What follows belongs to an exercise in optimizing a design on an open flow for small area; a production flow would make more cautious choices.
In this exercise RTL edits were held to simulation tests only and were not proved equivalent to the original.
Power figures rest on the tool's default switching activity, not on a simulated workload.

File: flow/design.v
module uart_rx #(parameter DATA_WIDTH = 8)(
    input logic clk_i,
    input logic rst_n_i,
    input logic rx_i,
    input logic [15: 0] cfg_div,
    output logic [7:0] mst_axis_tdata_o, 
    output logic mst_axis_tvalid_o, 
    output logic mst_axis_tlast_o, 
    input  logic mst_axis_tready_i,
    output logic parity_check_error,
    output logic stop_bit_check_error
);
    enum {IDLE, START_BIT, DATA_BIT, PARITY_BIT, STOP_BIT_M} state, next_state;
    logic rx_d;
    logic rx_dd;
    logic [15: 0] counter;
    logic [ 3: 0] bit_count;
    logic parity_bit;
    logic stop_bit;
    always_ff @(posedge clk_i or negedge rst_n_i) begin
        if(~rst_n_i) begin
            rx_d <= 1;
        end else begin
            rx_d <= rx_i;
        end
    end
    always_ff @(posedge clk_i or negedge rst_n_i) begin
        if(~rst_n_i) begin
            rx_dd <= 1;
        end else begin
            rx_dd <= rx_d;
        end
    end
    always_ff @(posedge clk_i or negedge rst_n_i) begin
        if(~rst_n_i) begin
            state <= IDLE;
        end else begin
            state <= next_state;
        end
    end
    always_ff @(posedge clk_i or negedge rst_n_i) begin
        if(~rst_n_i) begin
            counter <= 0;
        end else begin
            case(state)
                IDLE: counter <= cfg_div/2;
                START_BIT,
                DATA_BIT,
                PARITY_BIT,
                STOP_BIT_M: 
                begin
                    counter <= counter - 1;
                    if(counter == 0) begin
                        counter <= cfg_div;
                    end
                end
                default:
                begin
                    counter <= cfg_div;
                end
            endcase
        end 
    end
    always_ff @(posedge clk_i or negedge rst_n_i) begin
        if(~rst_n_i) begin
            bit_count <= 0;
        end else if(state == DATA_BIT) begin
            if (counter == 0) begin
                bit_count <= bit_count + 1;
            end
            if (bit_count == 8 && counter == 0) begin
                bit_count <= 0;
            end
        end else begin
            bit_count <= 0;
        end
    end
    always_ff @(posedge clk_i or negedge rst_n_i) begin
        if(~rst_n_i) begin
            mst_axis_tdata_o <= 0;
        end else if (state == DATA_BIT) begin
            if(counter == 0 && bit_count < 8) begin
                mst_axis_tdata_o <= {mst_axis_tdata_o[6:0], rx_i};
            end
        end
    end
    always_ff @(posedge clk_i or negedge rst_n_i) begin
        if(~rst_n_i) begin
            mst_axis_tvalid_o <= 0;
            mst_axis_tlast_o <= 0;
        end else if (state == STOP_BIT_M) begin
            if(counter == 0) begin
                mst_axis_tvalid_o <= 1;
                mst_axis_tlast_o <= 1;
            end else begin
                mst_axis_tvalid_o <= 0;
                mst_axis_tlast_o <= 0;
            end
        end else begin
            mst_axis_tvalid_o <= 0;
            mst_axis_tlast_o <= 0;
        end
    end
    always_ff @(posedge clk_i or negedge rst_n_i) begin
        if(~rst_n_i) begin
            parity_bit <= 0;
            parity_check_error <= 0;
        end else if(state == PARITY_BIT) begin
            if (counter == 0) begin
                parity_bit <= rx_i;
                parity_check_error <= (rx_i == ^mst_axis_tdata_o) ? 0 : 1;
            end
        end
    end
    always_ff @(posedge clk_i or negedge rst_n_i) begin
        if(~rst_n_i) begin
            stop_bit <= 0;
            stop_bit_check_error <= 0;
        end else begin
            if(state == STOP_BIT_M) begin
                if (counter == 0) begin
                    stop_bit <= rx_i;
                    stop_bit_check_error <= (1 == rx_i) ? 0 : 1;
                end
            end
        end
    end
    always_comb begin
        case(state)
            IDLE: begin
                if(rx_dd == 0) begin
                    next_state = START_BIT;
                end else begin
                    next_state = IDLE;
                end
            end
            START_BIT: begin
                if(counter == 0) begin
                    next_state = DATA_BIT;
                end else begin
                    next_state = START_BIT;
                end
            end
            DATA_BIT: begin
                if (bit_count == 8 && counter == 0) begin
                    next_state = PARITY_BIT;
                end else begin
                    next_state = DATA_BIT;
                end
            end
            PARITY_BIT: begin
                if(counter == 0) begin
                    next_state = STOP_BIT_M;
                end else begin
                    next_state = PARITY_BIT;
                end
            end
            STOP_BIT_M: begin
                if(counter == 0) begin
                    next_state = IDLE;
                end else begin
                    next_state = STOP_BIT_M;
                end    
            end
            default: begin
                next_state = IDLE;
            end
        endcase
    end
endmodule
module uart_tx #(parameter DATA_WIDTH = 8)(
    input logic clk_i,
    input logic rst_n_i,
    input logic [16:0] boudrate_i,
    input  logic [7:0] slv_axis_tdata_i,
    input  logic slv_axis_tvalid_i,
    input  logic slv_axis_tlast_i,
    output logic slv_axis_tready_o,
    output logic tx_o
);
    logic bit_done;
    logic boudgenerate;
    logic [ 7: 0] reg_data;
    logic [15: 0] cfg_div;
    logic [15: 0] counter;
    logic [ 3: 0] bit_count;
    enum {IDLE, START_BIT, DATA_BIT, PARITY_BIT, STOP_BIT_M} state, next_state;
    always_comb begin
        case(boudrate_i)
            17'd9600:   cfg_div = 104;
            17'd19200:  cfg_div = 52;
            17'd38400:  cfg_div = 26;
            17'd57600:  cfg_div = 17;
            17'd115200: cfg_div = 8;
            default:    cfg_div = 104;
        endcase
    end
    always_ff @(posedge clk_i or negedge rst_n_i) begin
        if(~rst_n_i) begin
            state <= IDLE;
        end else begin
            state <= next_state;
        end
    end
    always_comb begin
        next_state = state;
        boudgenerate = 0;
        tx_o = 1;
        case(state)
            IDLE:
            begin
                if(slv_axis_tvalid_i) begin
                    next_state = START_BIT;
                end else begin
                    next_state = IDLE;
                end
            end
            START_BIT:
            begin
                tx_o = 0;
                boudgenerate = 1;
                if (bit_done) begin
                    next_state = DATA_BIT;
                end else begin
                    next_state = START_BIT;
                end
            end
            DATA_BIT:
            begin
                tx_o = reg_data[7];
                boudgenerate = 1;
                if(bit_done) begin
                    if(bit_count == 8) begin
                        next_state = PARITY_BIT;
                    end else begin
                        next_state = DATA_BIT;
                    end
                end
            end
            PARITY_BIT:
            begin
                tx_o = ^reg_data;
                boudgenerate = 1;
                if(bit_done) begin
                    next_state = STOP_BIT_M;
                end else begin
                    next_state = PARITY_BIT;
                end
            end
            STOP_BIT_M:
            begin
                tx_o = 1;
                boudgenerate = 1;
                if(bit_done) begin
                    next_state = IDLE;
                end else begin
                    next_state = STOP_BIT_M;
                end
            end
            default:
            begin
                next_state = IDLE;
            end
        endcase
    end
    always_ff @(posedge clk_i or negedge rst_n_i) begin
        if(~rst_n_i) begin
            counter <= 0;
            bit_done <= 0;
        end else begin
            if(boudgenerate) begin
                if(counter == cfg_div) begin
                    counter <= 0;
                    bit_done <= 1;
                end else begin
                    counter <= counter + 1;
                    bit_done <= 0;
                end
            end else begin
                counter <= 0;
                bit_done <= 0;
            end
        end
    end
    always_ff @(posedge clk_i or negedge rst_n_i) begin
        if(~rst_n_i) begin
            bit_count <= 0;
        end else if (state == DATA_BIT) begin
            if(bit_done) begin
                bit_count <= bit_count + 1;
            end
        end else begin
            bit_count <= 0;
        end
    end
    always_ff @(posedge clk_i or negedge rst_n_i) begin
        if(~rst_n_i) begin
            reg_data <= 0;
        end else if(state == IDLE && slv_axis_tvalid_i) begin
            reg_data <= slv_axis_tdata_i;
        end else if(state == DATA_BIT) begin
            if(bit_done) begin
                reg_data <= {reg_data[6:0], 1'b0};
            end
        end
    end
    assign slv_axis_tready_o = (state == IDLE);
endmodule
module uart_regs (
    input logic clk_i,
    input logic rst_n_i,
    input logic psel_i,
    input logic penable_i,
    input logic pwrite_i,
    input logic [31:0] paddr_i,
    input logic [31:0] pwdata_i,
    output logic pready_o,
    output logic pslverr_o,
    output logic [31:0] prdata_o,
    input stop_bit_check_error,
    input parity_check_error,
    output logic [16:0] boudrate_o
);
    localparam ADDR_STATUS_REG = 32'h00;
    localparam ADDR_CFG_REG = 32'h04;
    wire [31:0] status_reg;
    reg [31:0] cfg_reg;  
    reg stop_bit_check;
    reg parity_check;
    always_ff @(posedge clk_i or negedge rst_n_i) begin
        if(~rst_n_i) begin
            stop_bit_check <= 0;
        end else if(stop_bit_check_error) begin
            stop_bit_check <= 1;
        end else if((pwrite_i && psel_i && penable_i && pready_o) && paddr_i == ADDR_STATUS_REG) begin
            if(pwdata_i[0]) begin
                stop_bit_check <= 0;
            end
        end
    end
    always_ff @(posedge clk_i or negedge rst_n_i) begin
        if(~rst_n_i) begin
            parity_check <= 0;
        end else if(parity_check_error) begin
            parity_check <= 1;
        end else if((pwrite_i && psel_i && penable_i && pready_o) && paddr_i == ADDR_CFG_REG) begin
            if(pwdata_i[0]) begin
                parity_check <= 0;
            end
        end
    end
    always_ff @(posedge clk_i or negedge rst_n_i) begin
        if(~rst_n_i) begin
            cfg_reg    <= 0;
            pslverr_o  <= 0;
        end else if (pwrite_i && psel_i && penable_i && pready_o) begin
            case(paddr_i)
                ADDR_CFG_REG:    cfg_reg    <= pwdata_i;
                default: pslverr_o <= 1;
            endcase
        end
    end
    always_ff @(posedge clk_i or negedge rst_n_i) begin
        if(~rst_n_i) begin
            prdata_o <= 0;
        end else if(~pwrite_i && psel_i && ~penable_i) begin
            case(paddr_i) 
                ADDR_STATUS_REG:    prdata_o <= status_reg;
                ADDR_CFG_REG:       prdata_o <= cfg_reg;
                default:            prdata_o <= 0;
            endcase
        end
    end
        always_ff @(posedge clk_i or negedge rst_n_i) begin
        if(~rst_n_i) begin
            pready_o <= 0;
        end else if(psel_i && ~penable_i) begin
            pready_o <= 1;
        end else begin
            pready_o <= 0;
        end
    end
    assign status_reg = {30'd0, parity_check, stop_bit_check};
    assign boudrate_o = (cfg_reg[17:1] == 17'd0) ? 17'd0 : {cfg_reg[31:18], 3'd000}/cfg_reg[17:1];
endmodule
module uart #(parameter DATA_WIDTH = 8)(
    input logic clk,
    input logic rst_n,
    input  logic [DATA_WIDTH-1:0] slv_axis_tdata_i,
    input  logic slv_axis_tvalid_i,
    input  logic slv_axis_tlast_i,
    output logic slv_axis_tready_o,
    output logic [DATA_WIDTH-1:0] mst_axis_tdata_o,
    output logic mst_axis_tvalid_o,
    output logic mst_axis_tlast_o,
    input  logic mst_axis_tready_i,
    input logic psel_i,
    input logic penable_i,
    input logic pwrite_i,
    input logic [31:0] paddr_i,
    input logic [31:0] pwdata_i,
    output logic pready_o,
    output logic pslverr_o,
    output logic [31:0] prdata_o,
    input rx_i,
    output tx_o
);
    logic [16:0] boudrate;
    logic parity_check_error;
    logic stop_bit_check_error;
    uart_rx uart_rx2axis (
        .clk_i (clk),
        .rst_n_i (rst_n),
        .rx_i (rx_i),
        .cfg_div (boudrate[15:0]),
        .mst_axis_tdata_o (mst_axis_tdata_o),
        .mst_axis_tvalid_o (mst_axis_tvalid_o),
        .mst_axis_tlast_o (mst_axis_tlast_o),
        .mst_axis_tready_i (mst_axis_tready_i),
        .parity_check_error (parity_check_error),
        .stop_bit_check_error (stop_bit_check_error)
    );
    uart_tx axis2uart_tx (
        .clk_i (clk),
        .rst_n_i (rst_n),
        .boudrate_i (boudrate),
        .slv_axis_tdata_i (slv_axis_tdata_i),
        .slv_axis_tvalid_i (slv_axis_tvalid_i),
        .slv_axis_tlast_i (slv_axis_tlast_i),
        .slv_axis_tready_o (slv_axis_tready_o),
        .tx_o (tx_o)
    );
    uart_regs apb_uart_regs (
        .clk_i      (clk),
        .rst_n_i    (rst_n),
        .psel_i     (psel_i),
        .penable_i  (penable_i),
        .pwdata_i   (pwdata_i),
        .prdata_o   (prdata_o),
        .pready_o   (pready_o),
        .pslverr_o  (pslverr_o),
        .pwrite_i   (pwrite_i),
        .paddr_i    (paddr_i),
        .stop_bit_check_error (stop_bit_check_error),
        .parity_check_error (parity_check_error),
        .boudrate_o (boudrate)
    );
endmodule
File: flow/run.sh
#!/bin/bash
# synth_recipe.tcl (not shown) runs the flow's synth.tcl, then flattens the netlist and writes it again
# the make line also repeats each setting of config.mk as NAME=value (left out here)
make -C /OpenROAD-flow-scripts/flow DESIGN_CONFIG=/design/flow/config.mk WORK_HOME=/design/flow/orfs CLKGATE_MAP_FILE= SYNTH_SCRIPT=/design/flow/synth_recipe.tcl finish
File: flow/config.mk
export PLATFORM = sky130hd
export DESIGN_NAME = uart
export DESIGN_NICKNAME = uart
export VERILOG_FILES = /design/flow/design.v
export SDC_FILE = /design/flow/constraint.sdc
export NUM_CORES = 4
export LEC_CHECK = 0
export CAP_MARGIN = 20
export CORE_MARGIN = 2
export CORE_UTILIZATION = 40
export SLEW_MARGIN = 20
File: flow/constraint.sdc
create_clock -name core_clock -period 32.0 [get_ports {clk}]
set_input_delay 6.4000 -clock core_clock [delete_from_list [all_inputs] [get_ports {clk}]]
set_output_delay 6.4000 -clock core_clock [all_outputs]
set_load 0.01 [all_outputs]
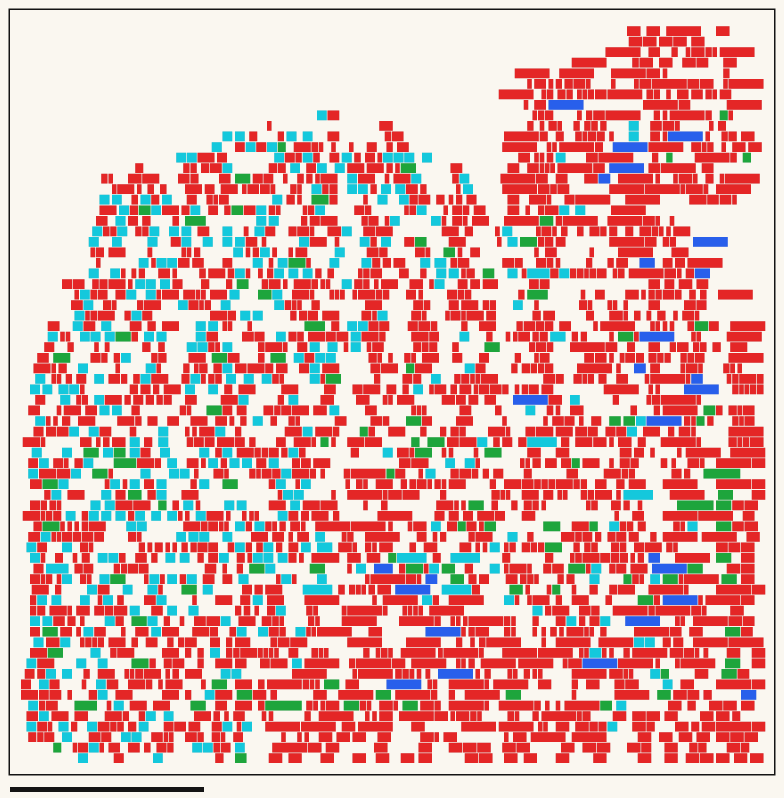
sizes.png
Scale bar: 50 um.
- cyan: _3 and _4 cells (cells 361; share 15%)
- green: _2 cells (cells 102; share 4.4%)
- red: _0 and _1 cells (cells 1842; share 79%)
- blue: _6 and larger (cells 26; share 1.1%)
final worst setup slack: 1.83 ns
Non-Clock Buffer Count: 469
design area: 0.0197 mm^2
P&R area growth vs syn: 32.2%

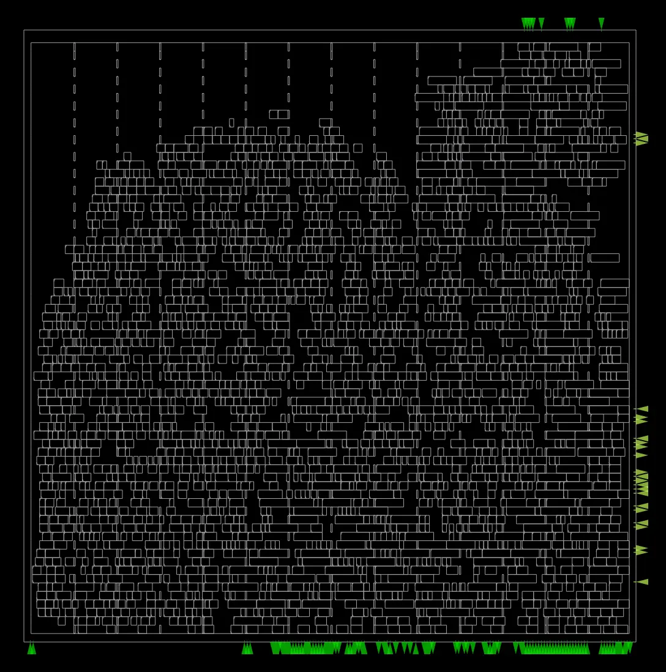
placement.png
area of the core: 0.0367 mm^2
number of standard cells in the layout, taps in and fillers out: 2801

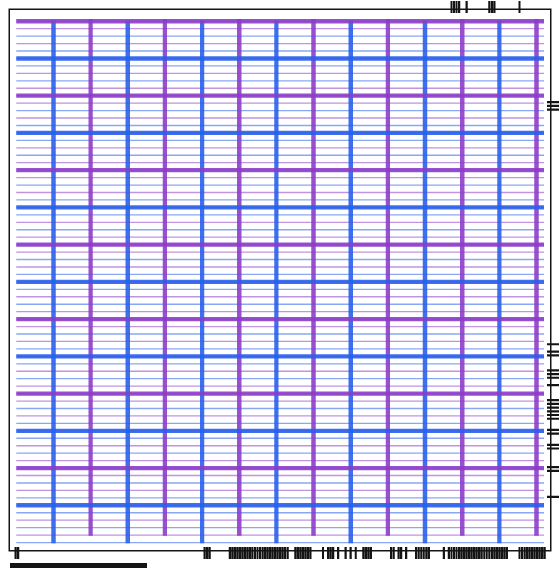
power_grid.png
Scale bar: 50 um. Pins as bars on the die edge.
- purple: VDD
- blue: VSS
- met1 rails: 71
- met4 straps: 14
- signal pins: 127
peak ir drop on the vdd network: 0.0262 mV
Die Y-Extent: 197 um
x dimension of the die: 197 um

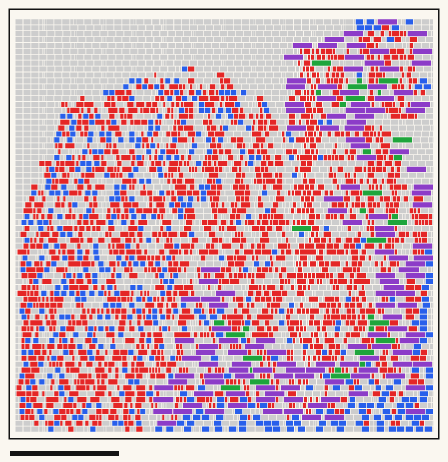
placement_by_type.png
Scale bar: 50 um. Fill, decap, tap and diode cells in grey.
- red: combinational and other logic (cells 1694)
- blue: other buffers and delay cells (cells 469)
- green: clock drivers and dummy loads (cells 32)
- purple: flops (cells 136)
fraction of area in registers: 17.3%
final core utilization: 53.8%
num rows: 70

==> impl_results.html <==
<table>
<tr><th>Metric</th><th>Value</th></tr>
<tr><th colspan="2">Setup path</th></tr>
<tr><td>Kind of end point of the critical path</td><td>flip-flop</td></tr>
<tr><td>Largest stage delay on the critical path</td><td>0.54 ns</td></tr>
<tr><td>Depth of the worst register-to-register path</td><td>133</td></tr>
<tr><td>Slowest cell on the critical path</td><td>sky130_fd_sc_hd__or4_1</td></tr>
<tr><td>Worst Setup SP</td><td>apb_uart_regs.cfg_reg[17]</td></tr>
<tr><td>Library cell appearing most often on the critical path</td><td>sky130_fd_sc_hd__buf_4</td></tr>
<tr><td>Crit Path Class</td><td>flip-flop to flip-flop</td></tr>
<tr><td>Arrival time reported for the critical path endpoint</td><td>30.53 ns</td></tr>
<tr><td>Type of origin of the critical path</td><td>flip-flop</td></tr>
<tr><td>Worst-path fanout max</td><td>14</td></tr>
<tr><td>Register-to-register setup slack</td><td>1.83 ns</td></tr>
<tr><td>Required time at the worst-slack endpoint</td><td>about 32 ns</td></tr>
<tr><th colspan="2">Drt</th></tr>
<tr><td>Remaining design rule violation count</td><td>0</td></tr>
<tr><td>DR iter-0 viols</td><td>953</td></tr>
<tr><td>Number of vias per cell after detailed routing</td><td>5.71</td></tr>
<tr><td>Wirelength per Cell</td><td>18.2 um</td></tr>
<tr><td>First drt pass iteration count</td><td>5</td></tr>
<tr><th colspan="2">Synth</th></tr>
<tr><td>Post-synth net total</td><td>2145</td></tr>
<tr><td>Proportion of synthesized chip area in sequential cells</td><td>22.8%</td></tr>
<tr><td>Synth area leaders</td><td>sky130_fd_sc_hd__dfrtp_1 (22%), sky130_fd_sc_hd__ha_1 (13%), sky130_fd_sc_hd__nand2_1 (5.9%)</td></tr>
<tr><td>Dominant cell by count in the synthesized netlist</td><td>sky130_fd_sc_hd__nand2_1</td></tr>
<tr><td>Netlist area before placement</td><td>0.0149 mm^2</td></tr>
<tr><td>Post-synth EDFFs</td><td>0</td></tr>
<tr><td>Synth area leader</td><td>sky130_fd_sc_hd__dfrtp_1</td></tr>
<tr><td>Synth top cells by count</td><td>sky130_fd_sc_hd__nand2_1 (235), sky130_fd_sc_hd__nor2_1 (161), sky130_fd_sc_hd__ha_1 (159)</td></tr>
<tr><td>Prevailing post-synth register cell</td><td>sky130_fd_sc_hd__dfrtp_1</td></tr>
<tr><td>Gate count of the mapped netlist</td><td>1904</td></tr>
<tr><td>Post-synth ARST share</td><td>100%</td></tr>
<tr><th colspan="2">Timing</th></tr>
<tr><td>Final number of max-transition violations</td><td>0</td></tr>
<tr><td>Tightest Pin Transition</td><td>0.938 ns</td></tr>
<tr><td>Remaining max-slew budget at the tightest pin</td><td>a little under two fifths</td></tr>
<tr><td>Final critical delay including setup and external delays</td><td>30.17 ns</td></tr>
<tr><td>Largest clock skew in the final design</td><td>0.0163 ns</td></tr>
<tr><td>Final hold slack</td><td>between 0.3 and 0.4 ns</td></tr>
<tr><td>Period utilisation layout</td><td>94.3%</td></tr>
<tr><td>Peak clock frequency supported by timing</td><td>0.0331 GHz</td></tr>
<tr><th colspan="2">Floorplan</th></tr>
<tr><td>Top Ports</td><td>127</td></tr>
<tr><td>Effective utilization at floorplan</td><td>between 40% and 50%</td></tr>
<tr><td>Tap cell instance count</td><td>468</td></tr>
<tr><td>Die area</td><td>0.0389 mm^2</td></tr>
<tr><th colspan="2">Run</th></tr>
<tr><td>Max-capacitance violation count</td><td>0</td></tr>
<tr><th colspan="2">Cells and area</th></tr>
<tr><td>Number of sequential cells in the layout</td><td>136</td></tr>
<tr><td>Share of cell area taken by multi-input logic gates</td><td>between 50% and 60%</td></tr>
<tr><td># fillers</td><td>3538</td></tr>
<tr><td>Share of final layout cell area taken by non-clock buffers</td><td>roughly a fifth</td></tr>
<tr><td>Biggest area consumer among cell classes</td><td>multi-input combinational cells</td></tr>
<tr><td>Relative area of clock buffers and inverters in the final design</td><td>under 10%</td></tr>
<tr><td>Area taken by flip-flops and latches</td><td>0.00341 mm^2</td></tr>
<tr><td>Number of antenna cells inserted</td><td>2</td></tr>
<tr><th colspan="2">GRT</th></tr>
<tr><td>Gr ovfl total</td><td>0</td></tr>
<tr><td>Global routing usage summed across all routing layers</td><td>26.2%</td></tr>
<tr><td>Via count of the first global-routing pass</td><td>15530</td></tr>
<tr><td>Pin count of the biggest net entering global routing</td><td>74</td></tr>
<tr><td>First-pass GRT wire length</td><td>roughly 81000 um</td></tr>
<tr><th colspan="2">Place</th></tr>
<tr><td>Quantity of I/O buffers inserted on ports</td><td>124</td></tr>
<tr><td>Routability cong.</td><td>0.936</td></tr>
<tr><th colspan="2">Outcome</th></tr>
<tr><td>Result of the run</td><td>timing/DRC/antenna clean</td></tr>
<tr><th colspan="2">Clock tree</th></tr>
<tr><td>Clock root buffer</td><td>sky130_fd_sc_hd__clkbuf_16</td></tr>
<tr><td>Clock network latency to the later pin of the worst-skew pair</td><td>0.43 ns</td></tr>
<tr><td>H-tree depth</td><td>4</td></tr>
<tr><th colspan="2">Min path</th></tr>
<tr><td>Endpoint of the worst hold-timing path</td><td>uart_rx2axis.rx_dd</td></tr>
<tr><td>Startpoint of the lowest-slack hold path</td><td>uart_rx2axis.rx_d</td></tr>
<tr><th colspan="2">Pwr</th></tr>
<tr><td>Total power after layout</td><td>504 uW</td></tr>
</table>
placed cells by master (no fill, tap or decap), drive strengths merged, types with 43 or more instances in the layout:
| cell type | synthesis | final |
|---|---|---|
| ha | 159 | 159 |
| xor2 | 43 | 43 |
| a21oi | 118 | 118 |
| buf | 8 | 346 |
| nor3 | 74 | 74 |
| inv | 67 | 74 |
| nand3 | 75 | 75 |
| o21ai | 129 | 129 |
| clkdlybuf4s50 | 0 | 123 |
| nor2 | 161 | 161 |
| dfrtp | 134 | 134 |
| xnor2 | 59 | 59 |
| nand2 | 235 | 235 |
| o21a | 50 | 50 |
worst max-delay path: cells and delay by family, from the launching register on:
kind | cells | cell delay, ns
compound gates | 57 | 13.31
fa+ha+maj | 16 | 4.98
buf+inv | 24 | 4.23
flops | 1 | 0.52
mux | 4 | 1.15
simple gates | 32 | 5.83
layer usage:
metal / vias to the layer above / global-route usage (%) / share of wire [%]
met4: 0 / 8.52 / 2.9
met5: - / 0 / 0
met3: 63 / 2.37 / 3.7
met1: 7686 / 33.2 / 44
li1: 7897 / - / -
met2: 337 / 46.8 / 49
power by group:
| part | switching, uW | leakage [uW] | internal (uW) | total [uW] |
|---|---|---|---|---|
| logic | 51.4 | 0.00744 | 54.2 | 106 |
| clock network | 81.0 | 0.000261 | 103 | 184 |
| registers | 22.8 | 0.00168 | 191 | 214 |
| total | 155 | 0.00938 | 349 | 504 |
cell families (layout without fill, tap and decap cells):
group                      Yosys count  count (layout)  share of synthesized area, %
AOI/OAI and AO/OA                  559             559                          25.1
xor gates and xnor gates           102             102                          5.98
adders and majority gates          161             161                          13.5
buffers and inverters              141             568                          3.66
DFF                                136             136                          22.8
muxes                               61              61                          4.42
other                                0               2                             0
and+or+nand+nor                    744             744                          24.5
through the flow:
step / instances / setup TNS (ns)
6_report: 2801 / 0
5_1_grt: 2801 / -0.224
4_1_cts: 2798 / 0
3_5_place_dp: 2766 / 0
3_3_place_gp: 2766 / 0
2_1_floorplan: 1904 / 0
what timing repair did:
action                     4_1_cts  5_1_grt
resized for setup                0       23
setup endpoints to repair        0        9
setup buffers                    0        1

port drivers added, routing unchanged:
How much do the figures lean on ideal ports? The routed layout below was timed once more, with nothing changed but the port constraints. Step 1 sets driving cells, clkbuf_16 on the clock port and buf_2 on the other inputs (assumed; they add their load-dependent delay and slew). Step 2 adds t to the input delays and takes it off the output delays; t is the mean of the earliest and latest rising clock arrival at the registers after step 1. Input paths then give back, and output paths get back, about the clock's delay inside the block. Slacks: ideal / step 1 / step 2; pairs: ideal / step 1.
shift t [ns]: 0.474
setup WS [ns]: 1.831 / 1.831 / 1.831
hold slack, ns: 0.359 / 0.359 / 0.359
After both steps this run still meets setup and hold. The setup slack of this run moves by 0.000 ns with the drivers and by 0.000 ns with both steps.
